Context: an optimization exercise on an open-source flow, tuned for small area. The choices shown serve that exercise and are no tape-out recipe.
Function was checked by simulation only, so behaviour that the tests miss may differ from the original.
Not every run is shown, and edits may drop behaviour that the tests do not exercise.

### Floorplan with the power grid, run 1

The bar under the picture is 50 um long. Pins as bars on the die edge.
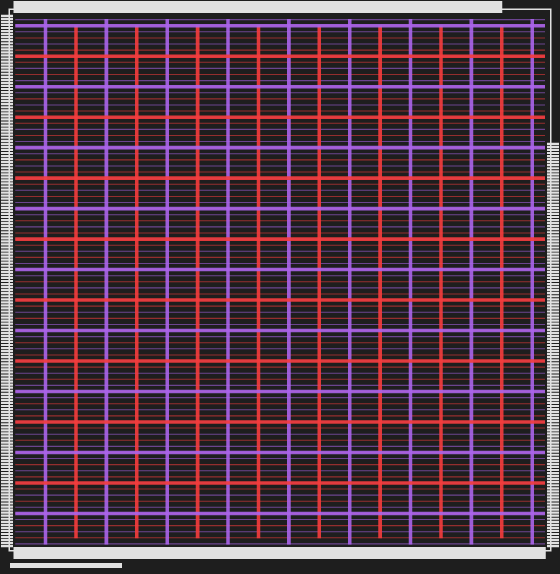
### Cells colored by class, run 1

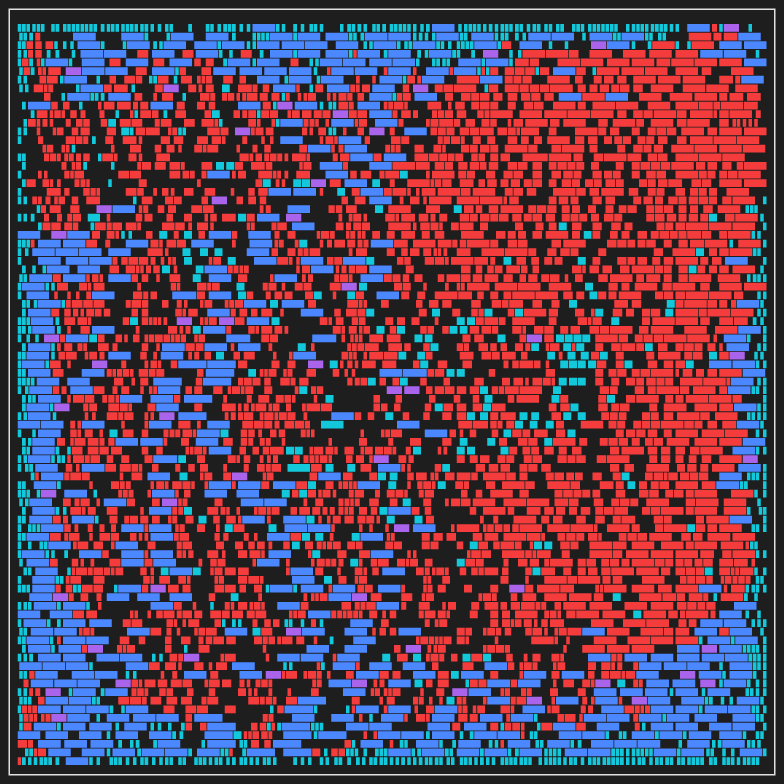
### Routed clock nets over the placement, run 1

The bar under the picture is 50 um long.
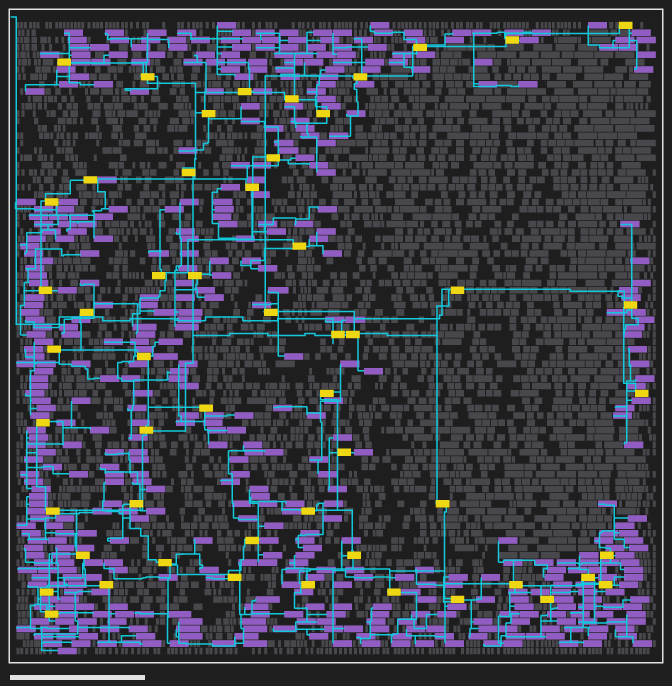
--- flow/design.v: outline only ---
// module salu_mac: 1046 lines
// module salu_fa: 6 lines
// module salu_ha: 6 lines
// module salu: 462 lines
module salu(
      issue_source_reg1,
      issue_source_reg2,
      issue_dest_reg,
      issue_imm_value0,
      issue_imm_value1,
      issue_opcode,
      issue_wfid,
      issue_alu_select,
      exec_rd_exec_value,
      exec_rd_vcc_value,
      exec_rd_m0_value,
      exec_rd_scc_value,
      sgpr_source2_data,
      sgpr_source1_data,
      issue_instr_pc,
      exec_wr_exec_en,
      exec_wr_vcc_en,
      exec_wr_m0_en,
      exec_wr_scc_en,
      exec_wr_exec_value,
      exec_wr_vcc_value,
      exec_wr_m0_value,
      exec_wr_scc_value,
      exec_wr_wfid,
      exec_rd_en,
      exec_rd_wfid,
      sgpr_dest_data,
      sgpr_dest_addr,
      sgpr_dest_wr_en,
      sgpr_source2_addr,
      sgpr_source1_addr,
      sgpr_source1_rd_en,
      sgpr_source2_rd_en,
      issue_alu_ready,
      sgpr_instr_done_wfid,
      sgpr_instr_done,
      fetchwaveissue_branch_wfid,
      fetchwaveissue_branch_en,
      fetchwaveissue_branch_taken,
      fetch_branch_pc_value,
      tracemon_retire_pc,
      tracemon_exec_word_sel,
      tracemon_vcc_word_sel,
      clk,
      rst
 );
  // ...
==> flow/flow/run.sh <==
#!/bin/bash
# The standard layout (standard.sh), with these changes to how it is made:
#  - ABC maps the logic with an area-oriented recipe (flow/abc_area_map.script)
#    in place of ORFS's speed recipe; everything else in synthesis is unchanged;
#  - the port buffers that global placement inserts use the smallest buffer;
#  - clock tree synthesis uses clkbuf_8 with smaller sink clusters and no
#    dummy loads.
# Each step's full log stays in orfs/logs/; make's own output goes to
# standard_make.log.
set -euo pipefail
here=$(pwd)
rm -rf "$here/scripts"
cp -r "$FLOW_HOME/scripts" "$here/scripts"
cp "$here/flow/abc_area_map.script" "$here/scripts/abc_speed.script"
export BUFFER_PORTS_ARGS="-buffer_cell sky130_fd_sc_hd__buf_1"
export CTS_ARGS="-sink_clustering_enable -repair_clock_nets -dont_use_dummy_load -buf_list sky130_fd_sc_hd__clkbuf_8 -sink_clustering_size 14 -sink_clustering_max_diameter 50"
bash standard.sh SCRIPTS_DIR="$here/scripts" finish > standard_make.log 2>&1
==> flow/flow/abc_area_map.script <==
&get -n
&st
&dch
&nf -a
&st
&syn2
&dch
&nf -a
&st
&syn2
&dch
&nf -a
&put
topo
stime -c
==> flow/standard.sh <==
#!/bin/bash
# synth_recipe.tcl (not shown) runs the flow's synth.tcl, then flattens the netlist and writes it again
# the make line also repeats each setting of config.mk as NAME=value (left out here)
make -C /OpenROAD-flow-scripts/flow DESIGN_CONFIG=/design/flow/config.mk WORK_HOME=/design/flow/orfs CLKGATE_MAP_FILE= SYNTH_SCRIPT=/design/flow/synth_recipe.tcl "${@:-finish}"
==> flow/config.mk <==
export PLATFORM = sky130hd
export DESIGN_NAME = salu
export DESIGN_NICKNAME = salu
export VERILOG_FILES = /design/flow/design.v
export SDC_FILE = /design/flow/constraint.sdc
export NUM_CORES = 4
export LEC_CHECK = 0
export CAP_MARGIN = 20
export CORE_MARGIN = 2
export CORE_UTILIZATION = 60
export SLEW_MARGIN = 20
export SYNTH_HIERARCHICAL = 1
export SYNTH_MINIMUM_KEEP_SIZE = 0
==> flow/constraint.sdc <==
create_clock -name core_clock -period 11.0 [get_ports {clk}]
set_input_delay 2.2000 -clock core_clock [delete_from_list [all_inputs] [get_ports {clk}]]
set_output_delay 2.2000 -clock core_clock [all_outputs]
set_load 0.01 [all_outputs]
==> run notes, run 1 <==
Clock Sinks between 500 and 600; #FFs+latches synth ~510; CTS tree built; Post-CTS Setup Bufs 0; Critical Path AT around 11 ns; Row Count 86; largest net degree at the start of global routing 68; Max Freq ~0.093 GHz; Worst Path Buf+Inv 4; hold path depth 0; hold crit path type reg2reg; Final ANT Viol Nets 0; hold_buf cts 0; Max Slew Vio Count 0; sequential share of the synthesized area 30.7%; worst slack, placed approximately 0.32 ns; DIE AREA just under 60,000 um2; Mapped Nets 4,226; I/O Buffers 801; PostCTS Resize Cnt 0; Synth Cell Area 33,700 um2; Avg Vias per Cell 7.38; status timing/DRC/antenna clean; EDFF count, synth 0; 1st-pass router iterations 22; I/O pin total ~800; share of layout cells above drive strength 1 roughly 6.7%; xor/xnor cell area share of the yosys netlist ~8.9%; CP startpoint kind register; CTS HTree Levels 2; Root Buffer clkbuf_8; Crit Path Class reg2reg; clock buffer depth 3; CP Depth 31; total routed wirelength 179,000 um; number of fill cells 4,587; Setup violations, final 0; mux cell area share after synthesis 0.238%; Synth-to-Final Area Change 15.6%; FF-to-FF setup slack 0.22 ns; Reg clk slew, reported paths around 0.080 ns; Synth Area in Simple Gates 13.0%; slowest CP cell a2111oi_1; Critical Path RT 11.54 ns; vias in the first global route approximately 34,000; final hold violation count 0; compound-gate portion of the synthesized area 24.1%; TNS Setup 0 ns; Worst Tran Pin Value between 1 and 1.5 ns; Mapped Cells around 3,400; Max stage delay on crit path roughly 0.6 ns; global-route wire length before repair 243,000 um; top_reg_cell synth dfxtp_1; total CTS buffers 53; vias 37,800; hpwl dp 142,000 um; Remaining DRCs 0; Initial Utilization 60.9%; reported max-cap violation count 0; total track usage 59.4%; Nets 5,108; worst-path fanout max 20; cell mode on critical path fa_1; area of the multi-input gates 22,000 um2; main combinational cell family by area after synthesis compound AO/OA/AOI/OAI gates; Worst Reg-to-Reg Cells 31; asr flop ratio synth 3.72%; Final period util a little over nine tenths; GRT overflow 0; wire per inst about 35 um; initial antenna violation count 35; fin worst setup slack 0.220 ns; area share of fa/ha/maj cells after synthesis a little under a fifth; crit path capture type register; Yosys cell types 63; register area 10,300 um2; slew margin rel. 11.3%; crit path time final 10.78 ns; Initial DRC Count 8,646; YS warnings 7; RePlAce Congestion 1.15; Top delay family on crit path compound AO/OA/AOI/OAI gates; Mapped Avg Cell Area 9.78 um2
Notes on 'Floorplan with the power grid' above:
Key: purple = VSS; red = VDD
17 straps on met4. The core has 86 rows. 87 met1 rails follow the rows. 17 straps on met5.
total core area: 55,300 um2
die width: 241 um
height of the die: 241 um

Notes on 'Cells colored by class' above:
Key: purple = clock-net drivers [cells 53]; blue = registers [cells 511]; cyan = remaining buffers and delay cells [cells 987]; red = remaining logic cells [cells 2,772]
sequential cell area share: 26.5%
final instance area: 38,900 um2
Final Core Density: 70.4%

Notes on 'Routed clock nets over the placement' above:
Key: yellow = clock-net drivers [count 53]; cyan = clock wires [length 5,880 um]; purple = flip-flops [count 511]
There are 54 routed clock nets.
clk_skew: 0.0905 ns
clock insertion delay at the later pin of the skew report: 0.72 ns

[run 1: area by class of cell]
type                    instances  area share (%)
diodes                         44           0.283
clock buffers                  53            1.87
inverters                     113            1.09
multi-input cells            2659            56.4
flip-flops and latches        511            26.5
well taps                     748            2.40
repair buffers                987            11.4
[run 1: cells in the final DEF, fill, tap and decap left out, drive strengths merged, types with 54 or more instances in the layout]
cell type / count
buf: 986
dfxtp: 492
a22oi: 433
xnor2: 304
nand2: 303
fa: 257
nor2: 146
clkinv: 113
a222oi: 104
a21oi: 103
o21ai: 102
ha: 80
nand3: 79
nor4: 61
and2: 57
and3: 56
clkbuf: 54
[run 1: synth_stat cells (56+ instances only)]
cell type / number / share of area (%)
a222oi_1: 104 / 3.1
nor2_1: 146 / 1.6
nor4_1: 61 / 1.1
a21oi_1: 103 / 1.5
o21ai_0: 102 / 1.5
nand2_1: 303 / 3.4
and3_1: 56 / 1.0
a22oi_1: 433 / 9.7
xnor2_1: 304 / 7.9
nand3_1: 79 / 1.2
and2_0: 57 / 1.1
clkinv_1: 113 / 1.3
fa_1: 257 / 15
ha_1: 80 / 3.0
dfxtp_1: 492 / 29
buf_4: 160 / 3.6
[run 1: kinds of logic (layout without fill, tap and decap cells)]
group,count (synthesis),after routing
fa+ha+maj,337,337
mux,8,8
compound gates,1089,1089
other cells,1,45
simple gates,884,884
flops,511,511
xor+xnor,340,340
buf+inv,273,1153
[run 1: per-layer routing]
layer	vias to the layer above	share of wire, %	GRT usage, %
li1	14700	-	-
met1	17800	32	68.3
met2	4160	38	77.4
met3	1097	21	42.4
met4	28	8.3	35.9
met5	-	0.52	13.0
[run 1: stage by stage]
| stage | instance area, um2 | instances | util, % | hold slack, ns |
|---|---|---|---|---|
| floorplan | 33700 | 3443 | - | 0.310 |
| global placement | 38000 | 5016 | 68.8 | 0.310 |
| detailed placement | 38000 | 5016 | 68.8 | 0.312 |
| CTS | 38800 | 5069 | 70.1 | 0.288 |
| global route | 38900 | 5092 | 70.3 | 0.283 |
| finish | 38900 | 5115 | 70.4 | 0.288 |
### The clock tree on the layout, run 1

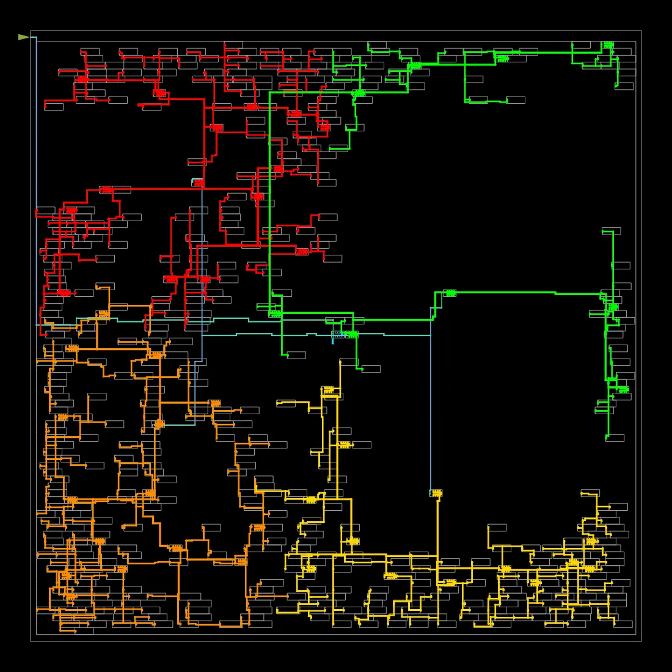

## Run 2: what changed since run 1
--- a/flow/flow/run.sh
+++ b/flow/flow/run.sh
@@ -15,3 +15,3 @@
 export BUFFER_PORTS_ARGS="-buffer_cell sky130_fd_sc_hd__buf_1"
-export CTS_ARGS="-sink_clustering_enable -repair_clock_nets -dont_use_dummy_load -buf_list sky130_fd_sc_hd__clkbuf_8 -sink_clustering_size 14 -sink_clustering_max_diameter 50"
+export CTS_ARGS="-sink_clustering_enable -repair_clock_nets -dont_use_dummy_load -buf_list sky130_fd_sc_hd__clkbuf_8 -sink_clustering_size 18 -sink_clustering_max_diameter 60"
 bash standard.sh SCRIPTS_DIR="$here/scripts" finish > standard_make.log 2>&1
--- a/flow/config.mk
+++ b/flow/config.mk
@@ -9,3 +9,3 @@
 export CORE_MARGIN = 2
-export CORE_UTILIZATION = 60
+export CORE_UTILIZATION = 50
 export SLEW_MARGIN = 20
### The clock tree on the layout, run 2

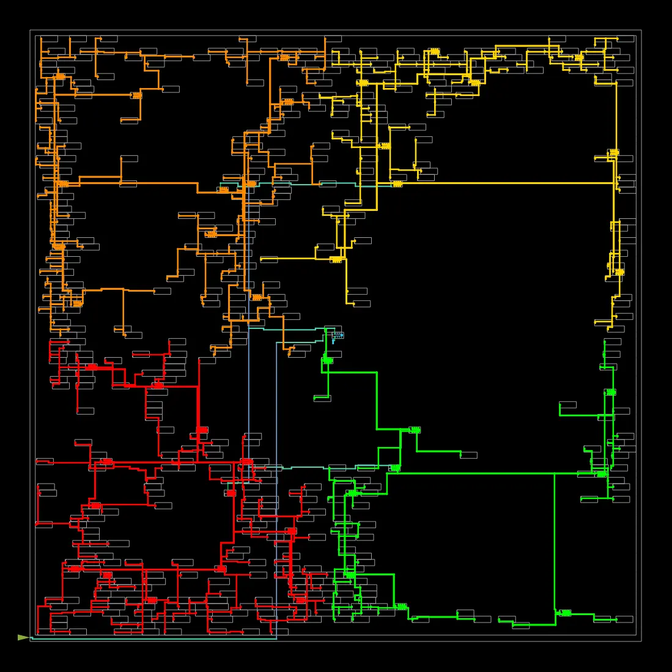
CTS HTree Levels: 2
total CTS buffers: 43
Clock Sinks: 511

### Routed clock nets over the placement, run 2

The bar under the picture is 100 um long.
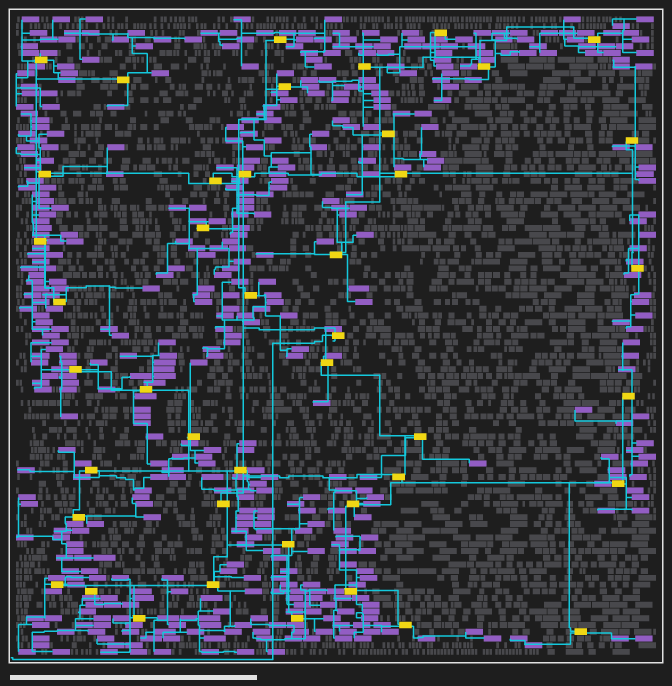
Key: yellow = clock-net drivers [count 43]; cyan = clock wires [length 6,080 um]; purple = flip-flops [count 511]
Position of the flops: spread over the die. There are 44 routed clock nets.
clk_skew: 0.0865 ns

==> run notes, run 2 <==
EDFF count, synth 0 (unchanged); Mapped Avg Cell Area 9.78 um2 (unchanged); share of layout cells above drive strength 1 6.20% (-0.46 points); synth top area cells dfxtp_1 (29%), fa_1 (15%), a22oi_1 (9.7%); Root Buffer clkbuf_8; Row Count 95 (+10%); final hold violation count 0 (unchanged); Final period util 97.1% (-0.89 points); Max stage delay on crit path 0.56 ns (-0.05 ns); #FFs+latches synth 511 (unchanged); Synth area leader dfxtp_1; final instance area 38,900 um2 (-0.17%); Synth Cell Area 33,700 um2 (unchanged); height of the die 264 um (+9.4%); Final ANT Viol Nets 0 (unchanged); DIE AREA 69,500 um2 (+20%); Initial Utilization 50.3% (-11 points); Worst Tran Pin Value 1.18 ns (-0.147 ns); Critical Path AT 11.20 ns (-0.12 ns); total track usage 50.9% (-8.5 points); die width 264 um (+9.4%); top_reg_cell synth dfxtp_1; top cells by count, synth dfxtp_1 (492), a22oi_1 (433), xnor2_1 (304); count leader, synth dfxtp_1; slew margin rel. 21.2% (+9.8 points); Remaining DRCs 0 (unchanged); crit path capture type register; Max Freq 0.0936 GHz (+0.92%); status timing/DRC/antenna clean; largest net degree at the start of global routing 68 (unchanged); Placed Area 38,200 um2 (+0.41%); Post-CTS Setup Bufs 0 (unchanged); Max Slew Vio Count 0 (unchanged); Avg Vias per Cell 6.94 (-6.0%); vias in the first global route 33,100 (-2.3%); Synth top area share 29.2% (unchanged); most common cell after layout, fill and taps aside buf_1; Mapped Cells 3,443 (unchanged); fin worst setup slack 0.318 ns (+0.0981 ns); CTS tree built; clock insertion delay at the later pin of the skew report 0.71 ns (about the same); Crit Path Class reg2reg; clock buffer depth 3 (unchanged); crit path time final 10.68 ns (-0.0981 ns); TNS Setup 0 ns (unchanged); I/O pin total 803 (unchanged); hold path depth 0 (unchanged); most frequent cells in the layout buf_1 (801), dfxtp_1 (489), a22oi_1 (433), nand2_1 (303), xnor2_1 (303); RePlAce Congestion 1.11 (-3.5%); total routed wirelength 184,000 um (+2.7%); hold_buf cts 0 (unchanged); Critical Path RT 11.52 ns (-0.02 ns); sequential share of the synthesized area 30.7% (unchanged); Synth-to-Final Area Change 15.4%; asr flop ratio synth 3.72% (unchanged); Worst Reg-to-Reg Cells 31 (unchanged); Mapped Nets 4,226 (unchanged); Reg clk slew, reported paths 0.09 ns (about the same); reported max-cap violation count 0 (unchanged); Yosys cell types 63 (unchanged); vias 36,100 (-4.4%); Final Core Density 58.1% (-12 points); total core area 66,900 um2 (+21%); hold crit path type reg2reg
run 2: cell types whose count changed in the layout (fill, tap and decap cells not counted), sizes merged:
cell    before  now
buf        986  980
clkbuf      54   43
diode       44   23
run 2: cell families (layout without fill, tap and decap cells):
group	count (synthesis)	after routing	share of synthesized area, %
adders and majority gates	337	337	18.2
buffers and inverters	273	1136	4.83
other	1	24	0.0111
xor gates and xnor gates	340	340	8.88
DFF	511	511	30.7
muxes	8	8	0.238
and+or+nand+nor	884	884	13.0
AOI/OAI and AO/OA	1089	1089	24.1
run 2: routing by layer:
layer	GRT usage [%]	up-vias	share of wire, %
met5	0	-	0.10
met1	64.5	17400	36
met2	71.9	3333	41
met4	21.4	28	5.7
met3	26.9	705	18
li1	-	14600	-
run 2: repair_timing:
action / 4_1_cts / 5_1_grt
setup endpoints to repair: 1 / 1
gates resized for setup: 2 / 3
hold endpoints to repair: 0 / 0
run 2: layout make-up:
type | instances | area [um2]
Inverter | 113 | 424
Multi-Input combinational cell | 2659 | 22000
Clock buffer | 43 | 592
Sequential cell | 511 | 10300
Tap cell | 873 | 1090
Timing Repair Buffer | 980 | 4410
Fill cell | 6261 | 28100
Antenna cell | 23 | 57.6
run 2: worst max-delay path, delay by kind of cell (launching register included):
family | cells | cell delay [ns]
buffers and inverters | 1 | 0.19
flip-flops | 1 | 0.56
XOR/XNOR | 2 | 0.62
adder cells (fa/ha/maj) | 6 | 2.67
AND/OR/NAND/NOR | 6 | 1.78
AO/OA/AOI/OAI | 16 | 4.69
run 2: through the flow:
stage / cells / hold slack (ns)
floorplan: 3443 / 0.310
global placement: 5136 / 0.311
detailed placement: 5136 / 0.312
CTS: 5179 / 0.316
global route: 5186 / 0.321
finish: 5202 / 0.310
## Run 3: what changed since run 2
--- a/flow/design.v
+++ b/flow/design.v
@@ -1241,3 +1241,4 @@
 wire xzero1   = (op1 == OP_MOVK);
-wire yzero1   = (op1 == OP_MOV32) | (op1 == OP_MOV64);
+wire yzero1   = (op1 == OP_MOV32) | (op1 == OP_MOV64) | (op1 == OP_NOT32);
+wire yones1   = (op1 == OP_NOT32);
 wire [31:0] vcc_lo = exec_rd_vcc_value[31:0],  vcc_hi = exec_rd_vcc_value[63:32];
@@ -1298,3 +1299,4 @@
                    ({32{ys_el}} & exe_lo) | ({32{ys_eh}} & exe_hi) |
-                   {31'b0, (ys_vz & vccz) | (ys_ez & execz) | (ys_sc & exec_rd_scc_value)};
+                   {31'b0, (ys_vz & vccz) | (ys_ez & execz) | (ys_sc & exec_rd_scc_value)} |
+                   {32{yones1}};
 wire yhn = bit64_1 & ~yzero1 & ~saveex1;
@@ -1417,3 +1419,3 @@
 wire t01_lo = o_or | o_not | (o_minmax & ~pick_x) | o_saveex;
-wire t00_lo = o_not;
+wire t00_lo = 1'b0;
 wire t11_hi = o_and | o_or_hi | o_saveex;
### Signal wires by layer, run 3

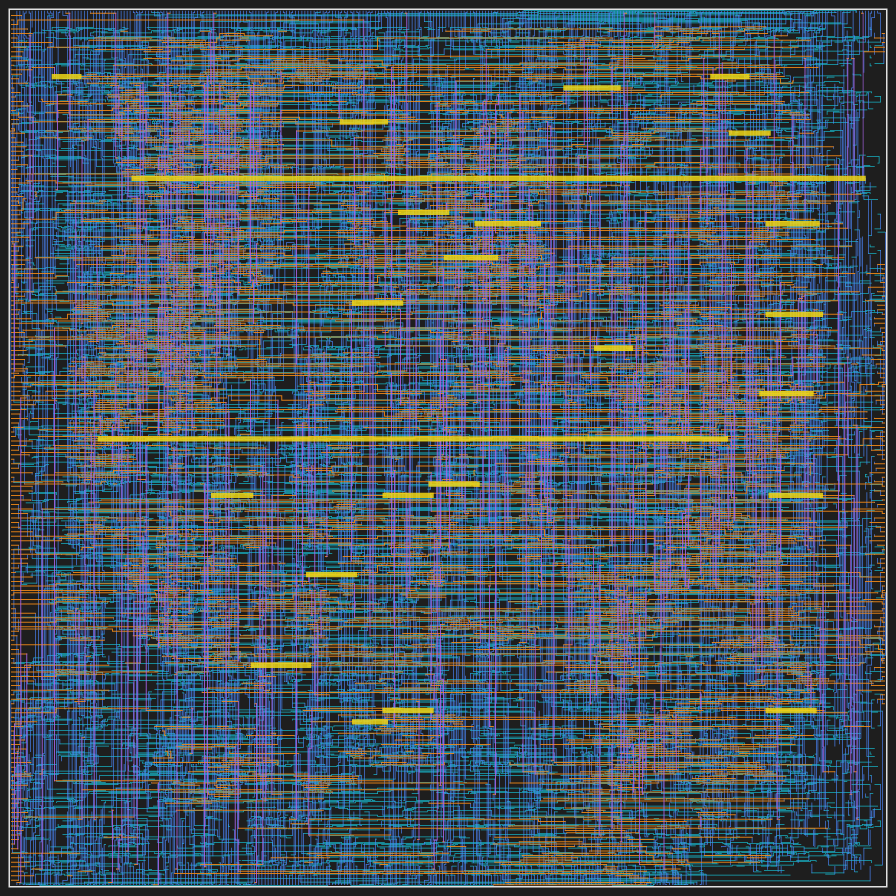
Key: purple = M4 [wire length 14,800 um]; blue = M2 [wire length 76.8 mm]; orange = M3 [wire length 35.3 mm]; yellow = M5 [wire length 700 um]; cyan = M1 [wire length 65.2 mm]
wire per inst: 37.8 um
total track usage: 53.2%
vias: 36,400
total routed wirelength: 193,000 um

==> run notes, run 3 <==
Mapped Nets 4,143 (-2.0%); EDFF count, synth 0 (unchanged); Fail Reasons negative setup slack; reported max-cap violation count 0 (unchanged); CTS tree built; Max stage delay on crit path 1.06 ns (+0.50 ns); largest net degree at the start of global routing 67 (-1.5%); total CTS buffers 42 (-2.3%); Max Freq 0.0903 GHz (-3.6%); #FFs+latches synth 511 (unchanged); Synth-to-Final Area Change 15.2%; Root Buffer clkbuf_8; clock insertion delay at the later pin of the skew report 0.75 ns (+0.04 ns); crit path time final 11.08 ns (+0.397 ns); TNS Setup -0.0796 ns (-0.0796 ns); fin worst setup slack -0.0796 ns (-0.397 ns); Final Core Density 58.5% (+0.40 points); Synth Cell Area 33,600 um2 (-0.36%); hold path depth 0 (unchanged); Post-Layout Cell Count 5,105 (-1.9%); final hold violation count 0 (unchanged); top_reg_cell synth dfxtp_1; Mapped Cells 3,360 (-2.4%); Clock Sinks 511 (unchanged); most frequent cells in the layout buf_1 (801), dfxtp_1 (487), a22oi_1 (411), xnor2_1 (306), nand2_1 (288); Row Count 94 (-1.1%); number of fill cells 6,006 (-4.1%); Final period util 101% (+3.6 points); Remaining DRCs 0 (unchanged); Avg Vias per Cell 7.13 (+2.7%); clock buffer depth 3 (unchanged); asr flop ratio synth 3.72% (unchanged); CP Depth 29 (-6.5%); DIE AREA 69,200 um2 (-0.35%); count leader, synth dfxtp_1; Setup violations, final 1; Synth top area share 29.3% (+0.11 points); Worst Tran Pin Value 1.28 ns (+0.0995 ns); Synth area leader dfxtp_1; most common cell after layout, fill and taps aside buf_1; share of layout cells above drive strength 1 6.22% (+0.018 points); Post-CTS Setup Bufs 0 (unchanged); vias in the first global route 33,500 (+1.3%); RePlAce Congestion 1.12 (+1.0%); Final ANT Viol Nets 0 (unchanged); status finished with violations; sequential share of the synthesized area 30.8% (+0.11 points); Reg clk slew, reported paths 0.10 ns (about the same); crit path capture type register
### Floorplan with the power grid, run 3

The bar under the picture is 100 um long. Pins as bars on the die edge.
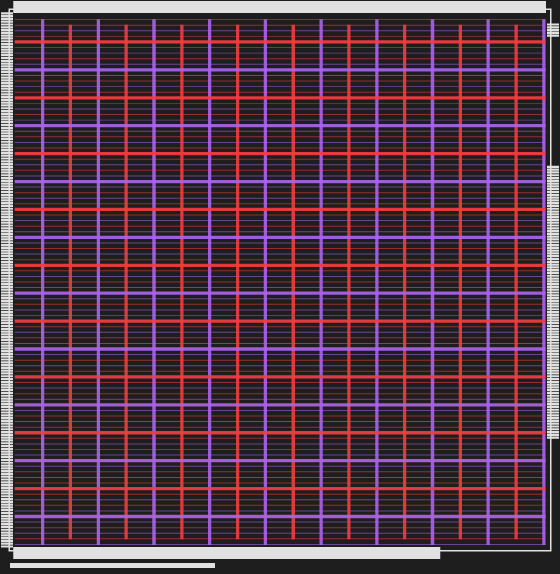
Key: red = VDD; purple = VSS
95 met1 rails follow the rows. 18 straps on met5. 19 straps on met4. The core has 94 rows.
total core area: 66,100 um2
die width: 263 um
height of the die: 263 um

[run 3: cell types whose count changed after synthesis, sizes merged, moves of 22 or more]
| cell | change |
|---|---|
| nor2 | -80 |
| nand3 | -29 |
| a222oi | +23 |
| a211oi | -26 |
| a21boi | -30 |
| a32o | +25 |
| o221ai | +24 |
| a22o | +22 |
[run 3: cell type report]
cell class / count / area (um2) / area share, %
multi-input combinational: 2576 / 21900 / 56.5
sequential: 511 / 10300 / 26.7
timing repair buffer: 971 / 4320 / 11.2
tap: 864 / 1080 / 2.80
clock buffer: 42 / 578 / 1.50
inverter: 113 / 424 / 1.10
antenna: 28 / 70.1 / 0.181
[run 3: per-stage QoR]
| stage | cell area [um2] | hold slack (ns) |
|---|---|---|
| 2_1_floorplan | 33600 | 0.310 |
| 3_3_place_gp | 38000 | 0.309 |
| 3_5_place_dp | 38000 | 0.312 |
| 4_1_cts | 38500 | 0.282 |
| 5_1_grt | 38600 | 0.286 |
| 6_report | 38700 | 0.279 |
[run 3: cells by family after synthesis]
group / count (synthesis) / synth area share [%]
muxes: 2 / 0.0634
xor gates and xnor gates: 341 / 8.94
DFF: 511 / 30.8
other: 1 / 0.0112
buffers and inverters: 273 / 4.84
adders and majority gates: 337 / 18.3
AOI/OAI and AO/OA: 1105 / 24.9
and+or+nand+nor: 790 / 12.1
[run 3: timing repair]
action / in CTS / in global routing
setup endpoints to repair: 0 / 1
hold buffers: 0 / 0
resized for setup: 0 / 7
[run 3: layer usage]
layer / GRT usage, % / vias up / share of wire [%]
met4: 30.3 / 48 / 7.7
li1: - / 14500 / -
met5: 2.01 / - / 0.36
met1: 63.1 / 17400 / 34
met3: 30.5 / 851 / 18
met2: 74.6 / 3564 / 40

[what the ideal ports hide]
In the flow no input, the clock included, has a driving cell. The finished layouts below were timed again as built, in two steps.
Step 1, drivers: a clkbuf_16 drives clk and a buf_2 each remaining input, both assumed.
Step 2 also shifts input and output timing later by t, the mid clock arrival at the registers, as if the neighbouring blocks saw the same clock.
a / b / c = no drivers / after step 1 / after step 2; a / b = the first two.
run	t, ns	slack for setup (ns)	clock arrival spread, ns	worst register clock-pin slew, ns
run 1	0.748	0.220 / 0.220 / 0.220	0.094 / 0.095	0.09 / 0.09
run 2	0.742	0.318 / 0.318 / 0.318	0.091 / 0.091	0.11 / 0.11
run 3	0.755	-0.080 / -0.080 / -0.080	0.125 / 0.125	0.11 / 0.11
